From an optimization exercise on the open Yosys and OpenROAD flow, aimed at small area; shortcuts taken in it are not production practice.
Only simulation tests tie the RTL to the original design; equivalence was not proved.
Not every run is shown, and edits may drop behaviour that the tests do not exercise.

`flow/design.v`:
```
package riscv_pkg;
    parameter int XLEN = 32;               
    parameter int ILEN = 32;               
    parameter int REG_COUNT = 32;          
    parameter int REG_ADDR_WIDTH = 5;      
    parameter int IMEM_SIZE = 256;         
    parameter int IMEM_ADDR_WIDTH = 32;    
    typedef enum logic [3:0] {
        ALU_AND  = 4'b0000,    
        ALU_OR   = 4'b0001,    
        ALU_ADD  = 4'b0010,    
        ALU_SUB  = 4'b0100,    
        ALU_SLT  = 4'b1000,    
        ALU_SLL  = 4'b0011,    
        ALU_SRL  = 4'b0101,    
        ALU_MUL  = 4'b0110,    
        ALU_XOR  = 4'b0111     
    } alu_op_e;
    typedef enum logic [6:0] {
        OP_RTYPE = 7'b0110011,   
        OP_ITYPE = 7'b0010011,   
        OP_LOAD  = 7'b0000011,   
        OP_STORE = 7'b0100011,   
        OP_BRANCH= 7'b1100011,   
        OP_JAL   = 7'b1101111,   
        OP_JALR  = 7'b1100111,   
        OP_LUI   = 7'b0110111,   
        OP_AUIPC = 7'b0010111    
    } opcode_e;
    typedef enum logic [2:0] {
        F3_ADD_SUB = 3'b000,
        F3_SLL     = 3'b001,
        F3_SLT     = 3'b010,
        F3_XOR     = 3'b100,
        F3_SRL_SRA = 3'b101,
        F3_OR      = 3'b110,
        F3_AND     = 3'b111
    } funct3_e;
    typedef struct packed {
        logic [6:0]  funct7;
        logic [4:0]  rs2;
        logic [4:0]  rs1;
        logic [2:0]  funct3;
        logic [4:0]  rd;
        logic [6:0]  opcode;
    } r_type_inst_t;
    typedef struct packed {
        logic [11:0] imm;
        logic [4:0]  rs1;
        logic [2:0]  funct3;
        logic [4:0]  rd;
        logic [6:0]  opcode;
    } i_type_inst_t;
endpackage : riscv_pkg
import riscv_pkg::*;
module alu 
#(
    parameter int DATA_WIDTH = 32
) (
    input  logic [DATA_WIDTH-1:0]  operand_a_i,
    input  logic [DATA_WIDTH-1:0]  operand_b_i,
    input  riscv_pkg::alu_op_e                alu_operation_i,
    output logic [DATA_WIDTH-1:0]  result_o,
    output logic                   zero_flag_o,
    output logic                   negative_flag_o,
    output logic                   overflow_flag_o
);
    logic [DATA_WIDTH-1:0] alu_result;
    logic                  overflow;
    always_comb begin
        alu_result = '0;
        overflow   = 1'b0;
        unique case (alu_operation_i)
            ALU_AND: begin
                alu_result = operand_a_i & operand_b_i;
            end
            ALU_OR: begin
                alu_result = operand_a_i | operand_b_i;
            end
            ALU_ADD: begin
                {overflow, alu_result} = {1'b0, operand_a_i} + {1'b0, operand_b_i};
            end
            ALU_SUB: begin
                {overflow, alu_result} = {1'b0, operand_a_i} - {1'b0, operand_b_i};
            end
            ALU_SLT: begin
                alu_result = ($signed(operand_a_i) < $signed(operand_b_i)) ? 
                             {{(DATA_WIDTH-1){1'b0}}, 1'b1} : '0;
            end
            ALU_SLL: begin
                alu_result = operand_a_i << operand_b_i[4:0];
            end
            ALU_SRL: begin
                alu_result = operand_a_i >> operand_b_i[4:0];
            end
            ALU_MUL: begin
                alu_result = operand_a_i * operand_b_i;
            end
            ALU_XOR: begin
                alu_result = operand_a_i ^ operand_b_i;
            end
            default: begin
                alu_result = '0;
            end
        endcase
    end
    assign result_o = alu_result;
    assign zero_flag_o     = (alu_result == '0);
    assign negative_flag_o = alu_result[DATA_WIDTH-1];
    assign overflow_flag_o = overflow;
endmodule
import riscv_pkg::*;
module register_file 
#(
    parameter int DATA_WIDTH = 32,
    parameter int NUM_REGS   = 32,
    parameter int ADDR_WIDTH = 5
) (
    input  logic                    clk_i,
    input  logic                    rst_ni,       
    input  logic [ADDR_WIDTH-1:0]   rd_addr1_i,
    output logic [DATA_WIDTH-1:0]   rd_data1_o,
    input  logic [ADDR_WIDTH-1:0]   rd_addr2_i,
    output logic [DATA_WIDTH-1:0]   rd_data2_o,
    input  logic                    wr_enable_i,
    input  logic [ADDR_WIDTH-1:0]   wr_addr_i,
    input  logic [DATA_WIDTH-1:0]   wr_data_i
);
    logic [DATA_WIDTH-1:0] registers [NUM_REGS];
    always_ff @(posedge clk_i or negedge rst_ni) begin
        if (!rst_ni) begin
            for (int i = 0; i < NUM_REGS; i++) begin
                registers[i] <= DATA_WIDTH'(i);   
            end
            registers[0] <= '0;
        end else begin
            if (wr_enable_i && (wr_addr_i != '0)) begin
                registers[wr_addr_i] <= wr_data_i;
            end
            registers[0] <= '0;
        end
    end
    assign rd_data1_o = registers[rd_addr1_i];
    assign rd_data2_o = registers[rd_addr2_i];
endmodule
import riscv_pkg::*;
module program_counter 
#(
    parameter int PC_WIDTH = 32
) (
    input  logic                   clk_i,
    input  logic                   rst_ni,        
    input  logic                   enable_i,      
    input  logic                   branch_i,      
    input  logic [PC_WIDTH-1:0]    branch_target_i,
    output logic [PC_WIDTH-1:0]    pc_o,
    output logic [PC_WIDTH-1:0]    pc_next_o
);
    logic [PC_WIDTH-1:0] pc_reg;
    logic [PC_WIDTH-1:0] pc_next;
    always_ff @(posedge clk_i or negedge rst_ni) begin
        if (!rst_ni) begin
            pc_reg <= '0;   
        end else if (enable_i) begin
            pc_reg <= pc_next;
        end
    end
    always_comb begin
        if (branch_i) begin
            pc_next = branch_target_i;
        end else begin
            pc_next = pc_reg + 4;   
        end
    end
    assign pc_o      = pc_reg;
    assign pc_next_o = pc_next;
endmodule
import riscv_pkg::*;
module decode_unit 
#(
    parameter int INST_WIDTH = 32
) (
    input  logic [INST_WIDTH-1:0]  instruction_i,
    output logic [6:0]             opcode_o,
    output logic [4:0]             rd_addr_o,
    output logic [4:0]             rs1_addr_o,
    output logic [4:0]             rs2_addr_o,
    output logic [2:0]             funct3_o,
    output logic [6:0]             funct7_o,
    output riscv_pkg::alu_op_e                alu_op_o,
    output logic                   reg_write_enable_o,
    output logic                   alu_src_imm_o,
    output logic                   mem_read_o,
    output logic                   mem_write_o,
    output logic                   mem_to_reg_o,
    output logic                   branch_o,
    output logic                   jump_o,
    output logic [31:0]        immediate_o
);
    logic [6:0] opcode;
    logic [4:0] rd, rs1, rs2;
    logic [2:0] funct3;
    logic [6:0] funct7;
    assign opcode = instruction_i[6:0];
    assign rd     = instruction_i[11:7];
    assign rs1    = instruction_i[19:15];
    assign rs2    = instruction_i[24:20];
    assign funct3 = instruction_i[14:12];
    assign funct7 = instruction_i[31:25];
    logic [31:0] imm_i, imm_s, imm_b, imm_u, imm_j;
    logic [31:0] immediate;
    always_comb begin
        imm_i = {{20{instruction_i[31]}}, instruction_i[31:20]};
        imm_s = {{20{instruction_i[31]}}, instruction_i[31:25], instruction_i[11:7]};
        imm_b = {{19{instruction_i[31]}}, instruction_i[31], instruction_i[7], 
                 instruction_i[30:25], instruction_i[11:8], 1'b0};
        imm_u = {instruction_i[31:12], 12'b0};
        imm_j = {{11{instruction_i[31]}}, instruction_i[31], instruction_i[19:12],
                 instruction_i[20], instruction_i[30:21], 1'b0};
    end
    always_comb begin
        reg_write_enable_o = 1'b0;
        alu_src_imm_o      = 1'b0;
        mem_read_o         = 1'b0;
        mem_write_o        = 1'b0;
        mem_to_reg_o       = 1'b0;
        branch_o           = 1'b0;
        jump_o             = 1'b0;
        alu_op_o           = ALU_ADD;
        immediate          = '0;
        unique case (opcode)
            OP_RTYPE: begin
                reg_write_enable_o = 1'b1;
                alu_src_imm_o      = 1'b0;
                case (funct3)
                    F3_ADD_SUB: alu_op_o = (funct7[5]) ? ALU_SUB : ALU_ADD;
                    F3_SLL:     alu_op_o = ALU_SLL;
                    F3_SLT:     alu_op_o = ALU_SLT;
                    F3_XOR:     alu_op_o = ALU_XOR;
                    F3_SRL_SRA: alu_op_o = ALU_SRL;   
                    F3_OR:      alu_op_o = ALU_OR;
                    F3_AND:     alu_op_o = ALU_AND;
                    default:    alu_op_o = ALU_ADD;
                endcase
                if (funct7 == 7'h01 && funct3 == 3'b000) begin
                    alu_op_o = ALU_MUL;
                end
            end
            OP_ITYPE: begin
                reg_write_enable_o = 1'b1;
                alu_src_imm_o      = 1'b1;
                immediate          = imm_i;
                case (funct3)
                    F3_ADD_SUB: alu_op_o = ALU_ADD;   
                    F3_SLL:     alu_op_o = ALU_SLL;   
                    F3_SLT:     alu_op_o = ALU_SLT;   
                    F3_XOR:     alu_op_o = ALU_XOR;   
                    F3_SRL_SRA: alu_op_o = ALU_SRL;   
                    F3_OR:      alu_op_o = ALU_OR;    
                    F3_AND:     alu_op_o = ALU_AND;   
                    default:    alu_op_o = ALU_ADD;
                endcase
            end
            OP_LOAD: begin
                reg_write_enable_o = 1'b1;
                alu_src_imm_o      = 1'b1;
                mem_read_o         = 1'b1;
                mem_to_reg_o       = 1'b1;
                alu_op_o           = ALU_ADD;
                immediate          = imm_i;
            end
            OP_STORE: begin
                alu_src_imm_o = 1'b1;
                mem_write_o   = 1'b1;
                alu_op_o      = ALU_ADD;
                immediate     = imm_s;
            end
            OP_BRANCH: begin
                branch_o  = 1'b1;
                alu_op_o  = ALU_SUB;
                immediate = imm_b;
            end
            OP_LUI: begin
                reg_write_enable_o = 1'b1;
                immediate          = imm_u;
            end
            OP_JAL: begin
                reg_write_enable_o = 1'b1;
                jump_o             = 1'b1;
                immediate          = imm_j;
            end
            OP_JALR: begin
                reg_write_enable_o = 1'b1;
                jump_o             = 1'b1;
                alu_src_imm_o      = 1'b1;
                immediate          = imm_i;
            end
            default: begin
                reg_write_enable_o = 1'b0;
            end
        endcase
    end
    assign opcode_o     = opcode;
    assign rd_addr_o    = rd;
    assign rs1_addr_o   = rs1;
    assign rs2_addr_o   = rs2;
    assign funct3_o     = funct3;
    assign funct7_o     = funct7;
    assign immediate_o  = immediate;
endmodule
import riscv_pkg::*;
module riscv_core 
#(
    parameter int DATA_WIDTH = 32
) (
    input  logic                   clk_i,
    input  logic                   rst_ni,        
    input  logic [31:0]            instr_i,
    output logic                   zero_flag_o,
    output logic [DATA_WIDTH-1:0]  pc_o,
    output logic                   wb_valid_o,
    output logic [4:0]             wb_addr_o,
    output logic [DATA_WIDTH-1:0]  wb_data_o
);
    logic [DATA_WIDTH-1:0]  pc_current;
    logic [DATA_WIDTH-1:0]  pc_next;
    logic                   pc_enable;
    logic                   branch_taken;
    logic [DATA_WIDTH-1:0]  branch_target;
    logic [31:0]        instruction;
    logic                   inst_valid;
    logic [6:0]             opcode;
    logic [4:0]             rd_addr;
    logic [4:0]             rs1_addr;
    logic [4:0]             rs2_addr;
    logic [2:0]             funct3;
    logic [6:0]             funct7;
    riscv_pkg::alu_op_e     alu_operation;
    logic                   reg_write_en;
    logic                   alu_src_imm;
    logic                   mem_read;
    logic                   mem_write;
    logic                   mem_to_reg;
    logic                   branch;
    logic                   jump;
    logic [DATA_WIDTH-1:0]  immediate;
    logic [DATA_WIDTH-1:0]  rs1_data;
    logic [DATA_WIDTH-1:0]  rs2_data;
    logic [DATA_WIDTH-1:0]  rd_data;
    logic [DATA_WIDTH-1:0]  alu_operand_a;
    logic [DATA_WIDTH-1:0]  alu_operand_b;
    logic [DATA_WIDTH-1:0]  alu_result;
    logic                   alu_zero;
    logic                   alu_negative;
    logic                   alu_overflow;
    program_counter u_program_counter (
        .clk_i              (clk_i),
        .rst_ni             (rst_ni),
        .enable_i           (pc_enable),
        .branch_i           (branch_taken),
        .branch_target_i    (branch_target),
        .pc_o               (pc_current),
        .pc_next_o          (pc_next)
    );
    assign instruction = instr_i;
    assign inst_valid  = 1'b1;
    decode_unit u_decode_unit (
        .instruction_i      (instruction),
        .opcode_o           (opcode),
        .rd_addr_o          (rd_addr),
        .rs1_addr_o         (rs1_addr),
        .rs2_addr_o         (rs2_addr),
        .funct3_o           (funct3),
        .funct7_o           (funct7),
        .alu_op_o           (alu_operation),
        .reg_write_enable_o (reg_write_en),
        .alu_src_imm_o      (alu_src_imm),
        .mem_read_o         (mem_read),
        .mem_write_o        (mem_write),
        .mem_to_reg_o       (mem_to_reg),
        .branch_o           (branch),
        .jump_o             (jump),
        .immediate_o        (immediate)
    );
    register_file u_register_file (
        .clk_i              (clk_i),
        .rst_ni             (rst_ni),
        .rd_addr1_i         (rs1_addr),
        .rd_data1_o         (rs1_data),
        .rd_addr2_i         (rs2_addr),
        .rd_data2_o         (rs2_data),
        .wr_enable_i        (reg_write_en),
        .wr_addr_i          (rd_addr),
        .wr_data_i          (rd_data)
    );
    alu u_alu (
        .operand_a_i        (alu_operand_a),
        .operand_b_i        (alu_operand_b),
        .alu_operation_i    (alu_operation),
        .result_o           (alu_result),
        .zero_flag_o        (alu_zero),
        .negative_flag_o    (alu_negative),
        .overflow_flag_o    (alu_overflow)
    );
    assign alu_operand_a = rs1_data;
    assign alu_operand_b = alu_src_imm ? immediate : rs2_data;
    assign rd_data = alu_result;
    assign pc_enable = 1'b1;   
    always_comb begin
        branch_taken = 1'b0;
        branch_target = pc_current + 32'd4;   
        if (jump) begin
            branch_taken = 1'b1;
            if (opcode == OP_JAL) begin
                branch_target = pc_current + immediate;
            end else begin   
                branch_target = (rs1_data + immediate) & ~32'h1;
            end
        end else if (branch) begin
            if (alu_zero && funct3 == 3'b000) begin   
                branch_taken = 1'b1;
                branch_target = pc_current + immediate;
            end
        end
    end
    assign zero_flag_o   = alu_zero;
    assign pc_o          = pc_current;
    assign wb_valid_o    = reg_write_en && (rd_addr != 5'd0);
    assign wb_addr_o     = rd_addr;
    assign wb_data_o     = rd_data;
endmodule
```
`flow/run.sh`:
```
#!/bin/bash
# synth_recipe.tcl (not shown) runs the flow's synth.tcl, then flattens the netlist and writes it again
# the make line also repeats each setting of config.mk as NAME=value (left out here)
make -C /OpenROAD-flow-scripts/flow DESIGN_CONFIG=/design/flow/config.mk WORK_HOME=/design/flow/orfs CLKGATE_MAP_FILE= SYNTH_SCRIPT=/design/flow/synth_recipe.tcl finish
```
`flow/config.mk`:
```
export PLATFORM = sky130hd
export DESIGN_NAME = riscv_core
export DESIGN_NICKNAME = riscv_core
export VERILOG_FILES = /design/flow/design.v
export SDC_FILE = /design/flow/constraint.sdc
export NUM_CORES = 4
export LEC_CHECK = 0
export CAP_MARGIN = 20
export CORE_MARGIN = 2
export CORE_UTILIZATION = 30
export PLACE_DENSITY = 0.5
export SETUP_SLACK_MARGIN = 0.3
export SLEW_MARGIN = 20
```
`flow/constraint.sdc`:
```
create_clock -name core_clock -period 24.0 [get_ports {clk_i}]
set_input_delay 4.8000 -clock core_clock [delete_from_list [all_inputs] [get_ports {clk_i}]]
set_output_delay 4.8000 -clock core_clock [all_outputs]
set_load 0.01 [all_outputs]
```
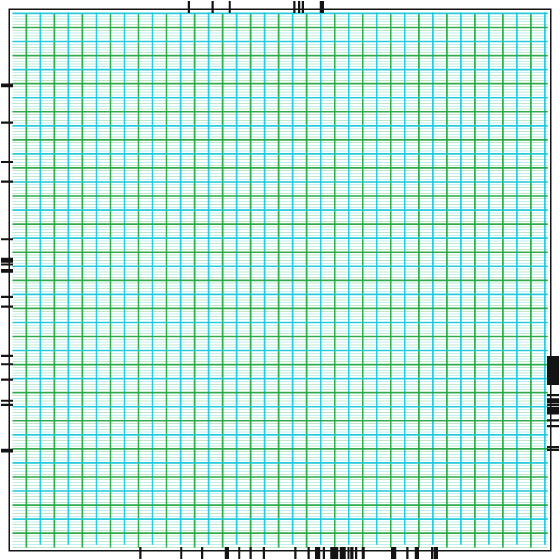
run_1/floorplan.png
Pins as bars on the die edge.
- cyan: VDD
- green: VSS
- met5 straps: 38
- met4 straps: 38
- met1 rails: 191
- rows: 190
- signal pins: 105
Die Width: 523 um
Core ar.: 268000 um^2
Die Y: 523 um

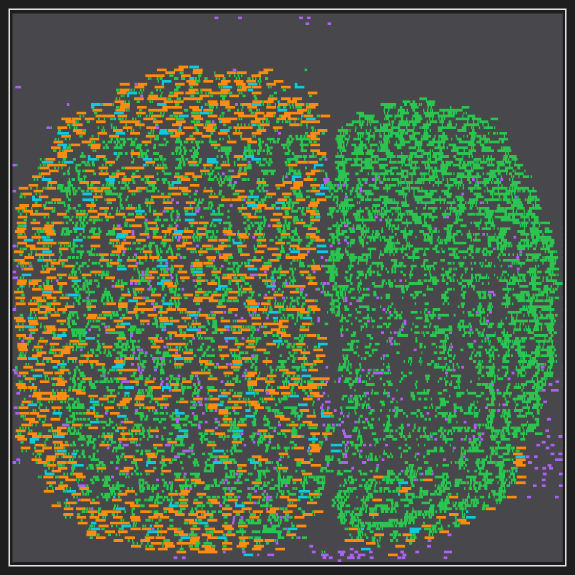
run_1/class_map.png
Fill, decap, tap and diode cells in grey.
- orange: sequential cells (cells 1024)
- purple: remaining buffers and delay cells (cells 496)
- green: remaining logic cells (cells 7724)
- cyan: clock drivers and dummy loads (cells 226)
Final Util: 34.1%
FP Rows: 190
Seq area share: 28.1%

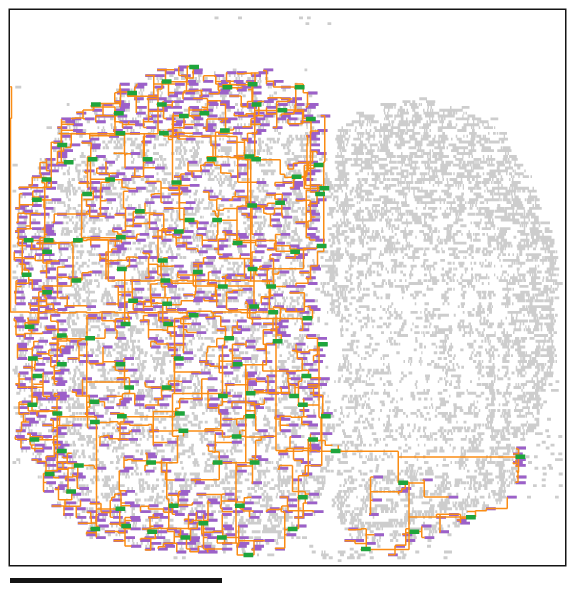
run_1/clock_wires.png
Scale bar: 200 um.
- green: clock-net drivers (count 121)
- purple: flip-flops (count 1024)
- orange: clock wires (length 16600 um)
- routed clock nets: 122
skew final: 89.6 ps
clock latency (worst-skew pair): 850 ps

==> flow_summary_export.csv, run 1 <==
group,metric,value,unit
status,status,"timing/DRC/antenna clean",
critical_path,crit_end,"zero_flag_o",
global_routing,grt_overflow,0,
critical_path,cp_num_cells,38,
sta,final.setup.tns,0,ps
critical_path,rrSetupSlack,10990,ps
critical_path,endpoint_kind,"primary output",
drt,wl,511000,um
clock_tree,cts_resized,0,
drt,firstDrtPassIters,10,
sta,fin_crit_sh,98.5,%
critical_path,slowest_stage,"nor2_4",
critical_path,cp_max_fo,28,
yosys,synth.most_common_cell,"nand2_1",
sta,setup_ws,348,ps
global_routing,grtUsageMet2,52.5,%
critical_path,crit_top_cell,"fa_1",
critical_path,rr_startpoint,"u_register_file.registers[1][9]",
clock_tree,path_clk_slew,60,ps
yosys,seq_area_frac_synth,31.9,%
global_routing,track_usage,36.4,%
clock_tree,cts_buffers,121,
critical_path,startpoint,"instr_i[17]",
cells_and_area,dominant_cells,"multi-input combinational cells",
drt,dr.max_layer_used,"met5",
cells_and_area,nClkBuffers,167,
yosys,synth_warnings,6,
cells_and_area,fin_cells,13100,
cells_and_area,diodes,31,
drt,met3_length,63600,um
yosys,synthesis.area,80800,um^2
drt,met2_wirelength,210000,um
drt,drtIter0Drc,13700,
yosys,synthSimpleGateAreaFrac,20.6,%
die,initial_core_util,30.1,%
clock_tree,cts_tree,"built",
worst_hold_path,hp-start,"u_register_file.registers[18][23]",
cells_and_area,nets,10100,
yosys,synthXorXnorAreaFrac,1.84,%
worst_hold_path,whs_path_depth,2,
worst_hold_path,hold_class,"flop to flop",
critical_path,worstReg2RegEnd,"u_program_counter.pc_reg[1]",
cells_and_area,multi_input_area_share,55.2,%
placed_design,place.gp.congestion,1.07,
cells_and_area,num-fill-cells,27900,
cells_and_area,multi_input_area,50500,um^2
cells_and_area,drive_gt1_share,11.8,%
yosys,synth_top_area_share,29.2,%
cells_and_area,layout_commonest_cell,"nand2_1",
yosys,ys_top_cells_by_area,"dfrtp_1, fa_1, o21ai_0, nand2_1, ha_1",
global_routing,grt.busiest_layer,"met2",
sta,slew_headroom,6.52,%
yosys,synth.distinct_cells,118,
sta,hold_viol,0,
sta,final_max_slew_viol_count,0,
cells_and_area,largest_reg_flops,992,
critical_path,cp.arrival,18850,ps
--- run 2: outline of the changes from run 1 ---
flow/design.v: 431 -> 2286 lines; modules unchanged: 0
  alu: edited, 56 -> 2064 lines
  register_file: edited, 33 -> 45 lines
  program_counter: edited, 31 -> 29 lines
  decode_unit: edited, 132 -> 58 lines
  riscv_core: edited, 120 -> 76 lines
==> module program_counter as of run 2 <==
module program_counter (
    input  logic        clk_i,
    input  logic        rst_ni,
    input  logic [31:0] instr_i,
    input  logic        is_jal_i,
    input  logic        is_jalr_i,
    input  logic        is_beq_i,
    input  logic        zero_i,
    input  logic [31:0] jalr_target_i,
    output logic [31:0] pc_o
);
    logic [31:1] pc_q, pc_inc, pc_rel, pc_d;
    logic [31:1] offset;
    assign offset = is_jal_i ?
        {{12{instr_i[31]}}, instr_i[19:12], instr_i[20], instr_i[30:21]} :
        {{19{instr_i[31]}}, instr_i[31], instr_i[7], instr_i[30:25], instr_i[11:8]};
    assign pc_inc = {pc_q[31:2] + 30'd1, pc_q[1]};
    assign pc_rel = pc_q + offset;
    always_comb begin
        if (is_jalr_i)                     pc_d = jalr_target_i[31:1];
        else if (is_jal_i || (is_beq_i && zero_i)) pc_d = pc_rel;
        else                               pc_d = pc_inc;
    end
    always_ff @(posedge clk_i or negedge rst_ni) begin
        if (!rst_ni) pc_q <= '0;
        else         pc_q <= pc_d;
    end
    assign pc_o = {pc_q, 1'b0};
endmodule
==> module decode_unit as of run 2 <==
module decode_unit (
    input  logic [31:0] instruction_i,
    output logic        reg_write_o,    
    output logic        src_imm_o,      
    output logic [31:0] alu_imm_o,      
    output logic        sub_o,
    output logic        shift_o,
    output logic        sel_mul_o,
    output logic        sel_srl_o,
    output logic        sel_slt_o,
    output logic        sel_xor_o,
    output logic        sel_or_o,
    output logic        sel_and_o,
    output logic        sel_add_o,
    output logic        is_jal_o,
    output logic        is_jalr_o,
    output logic        is_beq_o
);
    logic [6:0] opcode;
    logic [2:0] funct3;
    logic [6:0] funct7;
    logic is_op, is_opimm, is_load, is_store, is_branch, is_lui, is_jal, is_jalr, arith;
    logic is_mul, f3_sll, f3_srl, f3_slt;
    assign opcode = instruction_i[6:0];
    assign funct3 = instruction_i[14:12];
    assign funct7 = instruction_i[31:25];
    assign is_op     = (opcode == OP_RTYPE);
    assign is_opimm  = (opcode == OP_ITYPE);
    assign is_load   = (opcode == OP_LOAD);
    assign is_store  = (opcode == OP_STORE);
    assign is_branch = (opcode == OP_BRANCH);
    assign is_lui    = (opcode == OP_LUI);
    assign is_jal    = (opcode == OP_JAL);
    assign is_jalr   = (opcode == OP_JALR);
    assign arith     = is_op | is_opimm;
    assign reg_write_o = arith | is_load | is_lui | is_jal | is_jalr;
    assign src_imm_o   = is_opimm | is_load | is_store | is_jalr;
    assign alu_imm_o   = {{20{instruction_i[31]}}, instruction_i[31:25],
                          is_store ? instruction_i[11:7] : instruction_i[24:20]};
    assign is_mul = is_op && funct3 == 3'b000 && funct7 == 7'b0000001;
    assign f3_sll = arith && funct3 == 3'b001;
    assign f3_srl = arith && funct3 == 3'b101;
    assign f3_slt = arith && funct3 == 3'b010;
    assign sub_o     = is_branch | f3_slt | (is_op && funct3 == 3'b000 && funct7[5]);
    assign shift_o   = f3_sll | f3_srl;
    assign sel_mul_o = is_mul | f3_sll;
    assign sel_srl_o = f3_srl;
    assign sel_slt_o = f3_slt;
    assign sel_xor_o = arith && funct3 == 3'b100;
    assign sel_or_o  = arith && funct3 == 3'b110;
    assign sel_and_o = arith && funct3 == 3'b111;
    assign sel_add_o = ~(is_mul | (arith && (funct3 == 3'b001 || funct3 == 3'b010 ||
                                             funct3 == 3'b100 || funct3 == 3'b101 ||
                                             funct3 == 3'b110 || funct3 == 3'b111)));
    assign is_jal_o  = is_jal;
    assign is_jalr_o = is_jalr;
    assign is_beq_o  = is_branch && funct3 == 3'b000;
endmodule
==> module register_file as of run 2 <==
module register_file (
    input  logic        clk_i,
    input  logic        rst_ni,
    input  logic [4:0]  rd_addr1_i,
    output logic [31:0] rd_data1_o,
    input  logic [4:0]  rd_addr2_i,
    output logic [31:0] rd_data2_o,
    input  logic        wr_enable_i,
    input  logic [4:0]  wr_addr_i,
    input  logic [31:0] wr_data_i
);
    logic [31:0] regs [1:31];
    logic [31:1] valid;
    logic [31:1] we, sel1, sel2;
    logic [31:0] r1, r2;
    logic        v1, v2;
    always_comb begin
        for (int k = 1; k < 32; k++) begin
            we[k]   = wr_enable_i && (wr_addr_i == 5'(k));
            sel1[k] = valid[k] && (rd_addr1_i == 5'(k));
            sel2[k] = valid[k] && (rd_addr2_i == 5'(k));
        end
    end
    always_ff @(posedge clk_i or negedge rst_ni) begin
        if (!rst_ni) valid <= '0;
        else         valid <= valid | we;
    end
    for (genvar k = 1; k < 32; k++) begin : g_reg
        always_ff @(posedge clk_i) begin
            if (we[k]) regs[k] <= wr_data_i;
        end
    end
    always_comb begin
        r1 = '0;
        r2 = '0;
        for (int k = 1; k < 32; k++) begin
            r1 = r1 | ({32{sel1[k]}} & regs[k]);
            r2 = r2 | ({32{sel2[k]}} & regs[k]);
        end
    end
    assign v1 = |sel1;
    assign v2 = |sel2;
    assign rd_data1_o = r1 | {27'b0, v1 ? 5'b0 : rd_addr1_i};
    assign rd_data2_o = r2 | {27'b0, v2 ? 5'b0 : rd_addr2_i};
endmodule
==> module riscv_core as of run 2 <==
module riscv_core (
    input  logic        clk_i,
    input  logic        rst_ni,
    input  logic [31:0] instr_i,
    output logic        zero_flag_o,
    output logic [31:0] pc_o,
    output logic        wb_valid_o,
    output logic [4:0]  wb_addr_o,
    output logic [31:0] wb_data_o
);
    logic        reg_write, src_imm, sub, shift;
    logic        sel_mul, sel_srl, sel_slt, sel_xor, sel_or, sel_and, sel_add;
    logic        is_jal, is_jalr, is_beq, zero;
    logic [31:0] alu_imm, rs1_data, rs2_data, op_b, result, sum;
    decode_unit u_decode_unit (
        .instruction_i (instr_i),
        .reg_write_o   (reg_write),
        .src_imm_o     (src_imm),
        .alu_imm_o     (alu_imm),
        .sub_o         (sub),
        .shift_o       (shift),
        .sel_mul_o     (sel_mul),
        .sel_srl_o     (sel_srl),
        .sel_slt_o     (sel_slt),
        .sel_xor_o     (sel_xor),
        .sel_or_o      (sel_or),
        .sel_and_o     (sel_and),
        .sel_add_o     (sel_add),
        .is_jal_o      (is_jal),
        .is_jalr_o     (is_jalr),
        .is_beq_o      (is_beq)
    );
    register_file u_register_file (
        .clk_i       (clk_i),
        .rst_ni      (rst_ni),
        .rd_addr1_i  (instr_i[19:15]),
        .rd_data1_o  (rs1_data),
        .rd_addr2_i  (instr_i[24:20]),
        .rd_data2_o  (rs2_data),
        .wr_enable_i (reg_write),
        .wr_addr_i   (instr_i[11:7]),
        .wr_data_i   (result)
    );
    assign op_b = src_imm ? alu_imm : rs2_data;
    alu u_alu (
        .operand_a_i (rs1_data),
        .operand_b_i (op_b),
        .sub_i       (sub),
        .shift_i     (shift),
        .sel_mul_i   (sel_mul),
        .sel_srl_i   (sel_srl),
        .sel_slt_i   (sel_slt),
        .sel_xor_i   (sel_xor),
        .sel_or_i    (sel_or),
        .sel_and_i   (sel_and),
        .sel_add_i   (sel_add),
        .result_o    (result),
        .sum_o       (sum),
        .zero_o      (zero)
    );
    program_counter u_program_counter (
        .clk_i         (clk_i),
        .rst_ni        (rst_ni),
        .instr_i       (instr_i),
        .is_jal_i      (is_jal),
        .is_jalr_i     (is_jalr),
        .is_beq_i      (is_beq),
        .zero_i        (zero),
        .jalr_target_i (sum),
        .pc_o          (pc_o)
    );
    assign zero_flag_o = zero;
    assign wb_valid_o  = reg_write && (instr_i[11:7] != 5'd0);
    assign wb_addr_o   = instr_i[11:7];
    assign wb_data_o   = result;
endmodule
==> run 2 against run 1 <==
Net effect: still clean; utilization is 1.7 points higher; area after synthesis is 21% lower; sequential cell count is 30 higher; fmax rose by 1.4%; via count shrank 32%; count of clock-buffer cells in the layout decreased by 41; register-to-register slack lost 1100 ps; synthesized cell count shrank 42%.
==> flow_summary_export.csv, run 2 <==
group,metric,value,unit
status,status,"timing/DRC/antenna clean",
critical_path,worstReg2RegEnd,"u_program_counter.pc_q[2]",
critical_path,crit_end,"zero_flag_o",
critical_path,endpoint_kind,"primary output",
critical_path,slowest_stage,"or4_1",
sta,setup_ws,672,ps
sta,fin_crit_sh,97.2,%
critical_path,startpoint,"instr_i[21]",
critical_path,crit_top_cell,"fa_2",
critical_path,cp_num_cells,41,
drt,dr.max_layer_used,"met5",
drt,firstDrtPassIters,30,
critical_path,cp-start-kind,"input port",
cells_and_area,final_util,35.8,%
yosys,synth.most_common_cell,"edfxtp_1",
worst_hold_path,whs_path_depth,1,
clock_tree,cts-root-buf,"clkbuf_16",
global_routing,grt.busiest_layer,"met2",
global_routing,grtUsageMet2,48.5,%
clock_tree,cts_buffers,111,
sta,hold_viol,0,
yosys,synth_top_area_share,46.6,%
cells_and_area,drive_gt1_share,17.6,%
drt,drtIter0Drc,10900,
drt,met2_wirelength,155000,um
critical_path,cp.arrival,18530,ps
placed_design,place.gp.congestion,1.01,
yosys,ys_top_cells_by_area,"edfxtp_1, fa_1, a22oi_1, xnor2_1, ha_1",
global_routing,met1_usage,42.5,%
die,initial_core_util,30.2,%
sta,setup_viol_count_final,0,
clock_tree,clk_latency,820,ps
critical_path,rrSetupSlack,9870,ps
drt,met3_length,50300,um
cells_and_area,nClkBuffers,126,
cells_and_area,diodes,23,
yosys,synthXorXnorAreaFrac,5.49,%
yosys,synth.distinct_cells,99,
worst_hold_path,hold_class,"flop to flop",
clock_tree,cts_resized,17,
cells_and_area,multi_input_area_share,40.4,%
sta,final.setup.tns,0,ps
yosys,synth_warnings,4,
critical_path,path_delay_family,"adder cells",
cells_and_area,multi_input_area,30700,um^2
worst_hold_path,hp-start,"u_register_file.valid[28]",
sta,slew_headroom,14.4,%
cells_and_area,seq_area_share,41.2,%
worst_hold_path,hold_path_end,"u_register_file.valid[28]",
critical_path,cp_max_fo,12,
critical_path,rr_startpoint,"u_register_file.valid[27]",
cells_and_area,regArea,31300,um^2
yosys,synthSimpleGateAreaFrac,12.1,%
cells_and_area,layout_commonest_cell,"edfxtp_1",
cells_and_area,nets,6288,
cells_and_area,largest_reg_flops,992,
yosys,synthesis.area,64000,um^2
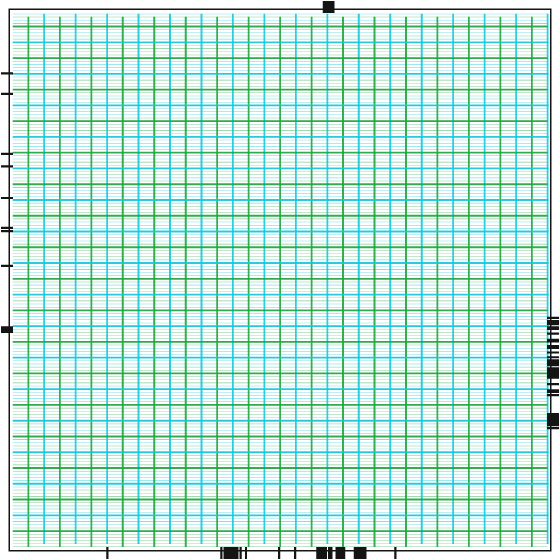
run_2/floorplan.png
Pins as bars on the die edge.
- cyan: VDD
- green: VSS
- signal pins: 105
- rows: 169
Core ar.: 212000 um^2
Die Width: 466 um
Die Y: 466 um

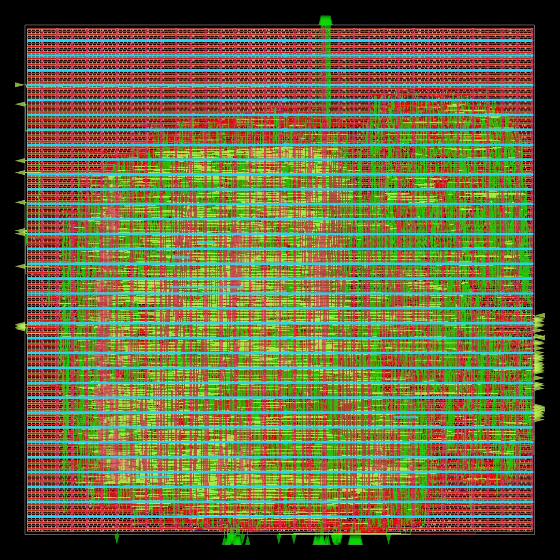
run_2/chip.png
IO Count: 105
Cell Count, Final, Fillers Out: 8816
Routed Wire Length: 369000 um
FP Rows: 169
die area: 217000 um^2

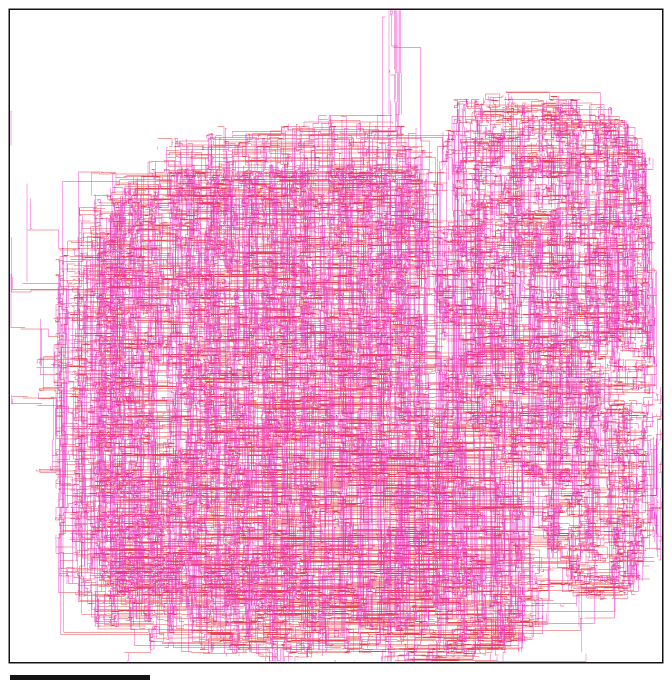
run_2/layers.png
Scale bar: 100 um. Only two layers are drawn.
- red: M1 (wire length 139 mm)
- magenta: M2 (wire length 155 mm)
via count: 58200
Tot GR Track Use: 33.0%

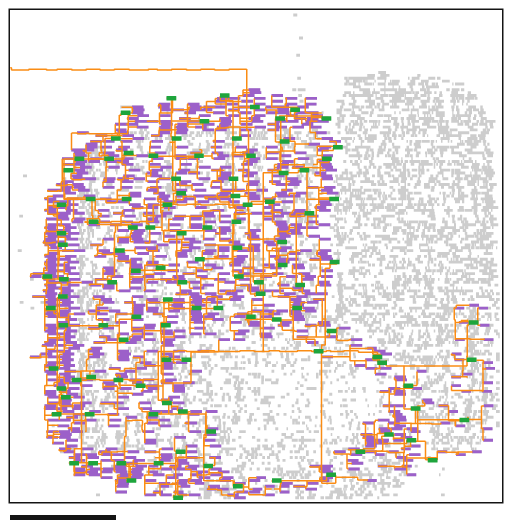
run_2/clock_wires.png
Scale bar: 100 um.
- orange: clock wires (length 13800 um)
- green: clock-net drivers (count 111)
- purple: flip-flops (count 1054)
- routed clock nets: 112
skew final: 105 ps

==> run 3, diff against run 2 <==
--- a/flow/design.v
+++ b/flow/design.v
@@ -2136,8 +2136,19 @@
     assign offset = is_jal_i ?
         {{12{instr_i[31]}}, instr_i[19:12], instr_i[20], instr_i[30:21]} :
         {{19{instr_i[31]}}, instr_i[31], instr_i[7], instr_i[30:25], instr_i[11:8]};
-    assign pc_inc = {pc_q[31:2] + 30'd1, pc_q[1]};
-    assign pc_rel = pc_q + offset;
+    logic [32:2] inc_c;
+    assign inc_c[2]  = 1'b1;
+    assign pc_inc[1] = pc_q[1];
+    for (genvar i = 2; i < 32; i++) begin : g_inc
+        assign pc_inc[i]  = pc_q[i] ^ inc_c[i];
+        assign inc_c[i+1] = pc_q[i] & inc_c[i];
+    end
+    logic [32:1] rel_c;
+    assign rel_c[1] = 1'b0;
+    for (genvar i = 1; i < 32; i++) begin : g_rel
+        assign pc_rel[i]  = pc_q[i] ^ offset[i] ^ rel_c[i];
+        assign rel_c[i+1] = (pc_q[i] & offset[i]) | (pc_q[i] & rel_c[i]) | (offset[i] & rel_c[i]);
+    end
     always_comb begin
         if (is_jalr_i)                     pc_d = jalr_target_i[31:1];
         else if (is_jal_i || (is_beq_i && zero_i)) pc_d = pc_rel;
--- a/flow/config.mk
+++ b/flow/config.mk
@@ -7,7 +7,9 @@
 export LEC_CHECK = 0
 export CAP_MARGIN = 20
 export CORE_MARGIN = 2
-export CORE_UTILIZATION = 30
-export PLACE_DENSITY = 0.5
-export SETUP_SLACK_MARGIN = 0.3
+export CORE_UTILIZATION = 55
+export CTS_CLUSTER_DIAMETER = 80
+export CTS_CLUSTER_SIZE = 30
+export PLACE_DENSITY = 0.65
+export SETUP_SLACK_MARGIN = 0.1
 export SLEW_MARGIN = 20
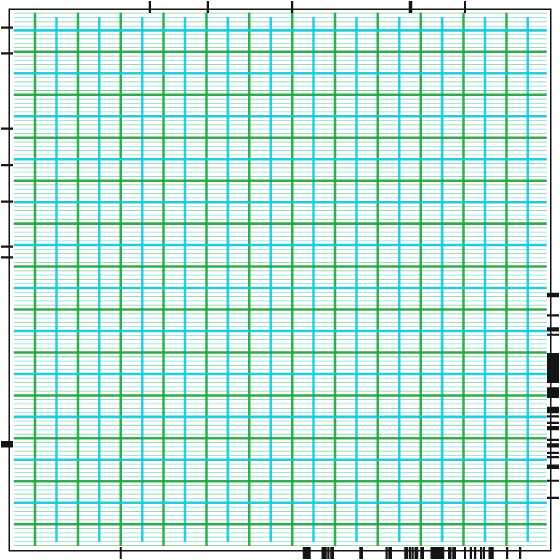
run_3/floorplan.png
Pins as bars on the die edge.
- cyan: VDD
- green: VSS
- signal pins: 105
- met5 straps: 24
- met4 straps: 24
Die Width: 342 um

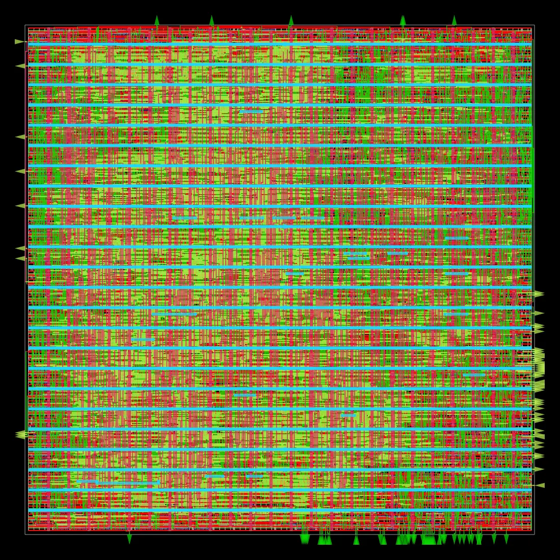
run_3/chip.png
cell area after layout: 69300 um^2
Cell Count, Final, Fillers Out: 7029
Routed Wire Length: 319000 um

==> run 3 against run 2 <==
Net effect: still clean; critical path type unchanged; sequential share of layout area rose by 4.0 points; area after synthesis decreased by 1.8%; non-clock buffer count fell by 170; die area down 46%; sequential cell count stayed put; synthesized cell count fell by 2.9%; via count shrank 3.2%; fmax fell by 1.2%.
==> flow_summary_export.csv, run 3 <==
group,metric,value,unit
status,status,"timing/DRC/antenna clean",
critical_path,crit_end,"zero_flag_o",
worst_hold_path,hp-start,"u_register_file.valid[20]",
critical_path,rr_startpoint,"u_register_file.valid[10]",
yosys,synth.most_common_cell,"edfxtp_1",
die,die_area,117000,um^2
cells_and_area,multi_input_area_share,42.1,%
drt,met2_wirelength,126000,um
sta,hold_viol,0,
placed_design,place.gp.congestion,1.08,
cells_and_area,layout_commonest_cell,"edfxtp_1",
critical_path,cp_num_cells,36,
yosys,synth_warnings,4,
clock_tree,cts_resized,1,
cells_and_area,diodes,14,
drt,met3_length,58400,um
global_routing,grt.busiest_layer,"met2",
cells_and_area,drive_gt1_share,12.3,%
die,ioPinCount,105,
drt,vias,56300,
global_routing,grtUsageMet2,73.8,%
sta,fin_crit_sh,98.4,%
critical_path,cp_max_fo,16,
yosys,ys_top_cells_by_area,"edfxtp_1, fa_1, a22oi_1, ha_1, xnor2_1",
cells_and_area,largest_reg_flops,992,
sta,setup_viol_count_final,0,
critical_path,cp-start-kind,"input port",
sta,final.setup.tns,0,ps
sta,slew_headroom,13.7,%
yosys,synthSimpleGateAreaFrac,11.8,%
drt,drtIter0Drc,12800,
cells_and_area,nets,5915,
critical_path,worstReg2RegEnd,"u_program_counter.pc_q[6]",
clock_tree,cts_buffers,49,
critical_path,cp.arrival,18820,ps
worst_hold_path,hold_class,"flop to flop",
clock_tree,clk_latency,720,ps
yosys,synth.distinct_cells,98,
drt,dr.max_layer_used,"met5",
critical_path,crit_top_cell,"fa_1",
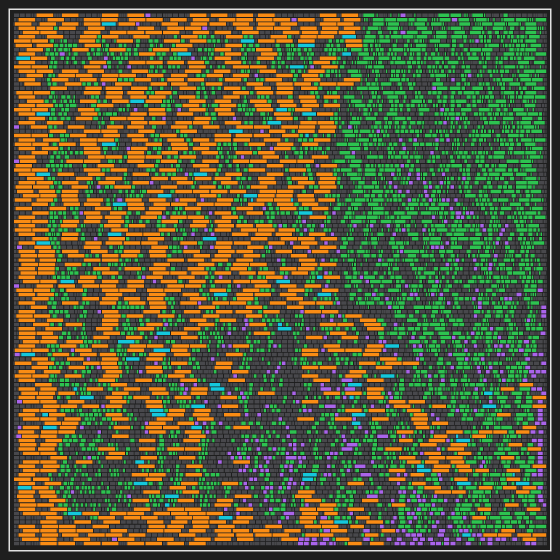
run_3/class_map.png
Fill, decap, tap and diode cells in grey.
- cyan: clock drivers and dummy loads (cells 75)
- purple: remaining buffers and delay cells (cells 488)
- green: remaining logic cells (cells 3886)
- orange: sequential cells (cells 1054)
Core ar.: 114000 um^2
FP Rows: 124
Seq area share: 45.2%
Final Util: 60.9%

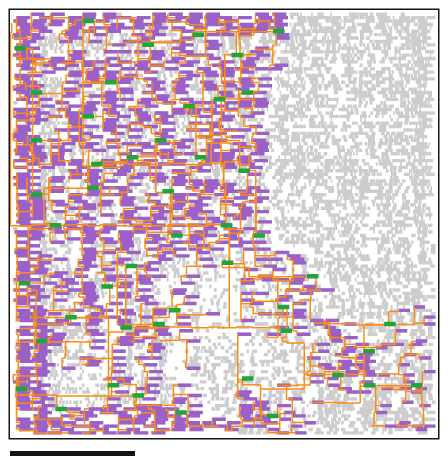
run_3/clock_wires.png
Scale bar: 100 um.
- orange: clock wires (length 11000 um)
- green: clock-net drivers (count 49)
- purple: flip-flops (count 1054)
- routed clock nets: 50
skew final: 51.0 ps

## separate check: timing with driven ports
In the flow no input, the clock included, has a driving cell. The finished layouts below were timed again as built, in two steps.
Step 1 assumes that a clkbuf_16 drives the clock port and a buf_2 every other input.
Step 2 adds t to the input delays and takes it off the output delays; t is the mean of the earliest and latest rising clock arrival at the registers after step 1. Input paths then give back, and output paths get back, about the clock's delay inside the block.
Three values: no drivers, after step 1, after step 2; two values: the first two.
run	shift t [ns]	setup slack, ns	worst setup path at the end	slew at the worst register clock pin (ns)	pins driven straight from the clock port
run 1	0.904	0.348 / 0.312 / 0.312	input to output	0.07 / 0.07	1
run 2	0.859	0.672 / 0.649 / 0.649	input to output	0.07 / 0.07	1
run 3	0.774	0.385 / 0.358 / 0.358	input to output	0.12 / 0.12	1
After both steps setup and hold are still met in every run listed. The setup slack of run 1, which loses most, moves by -0.036 ns with the drivers and by -0.036 ns with both steps.
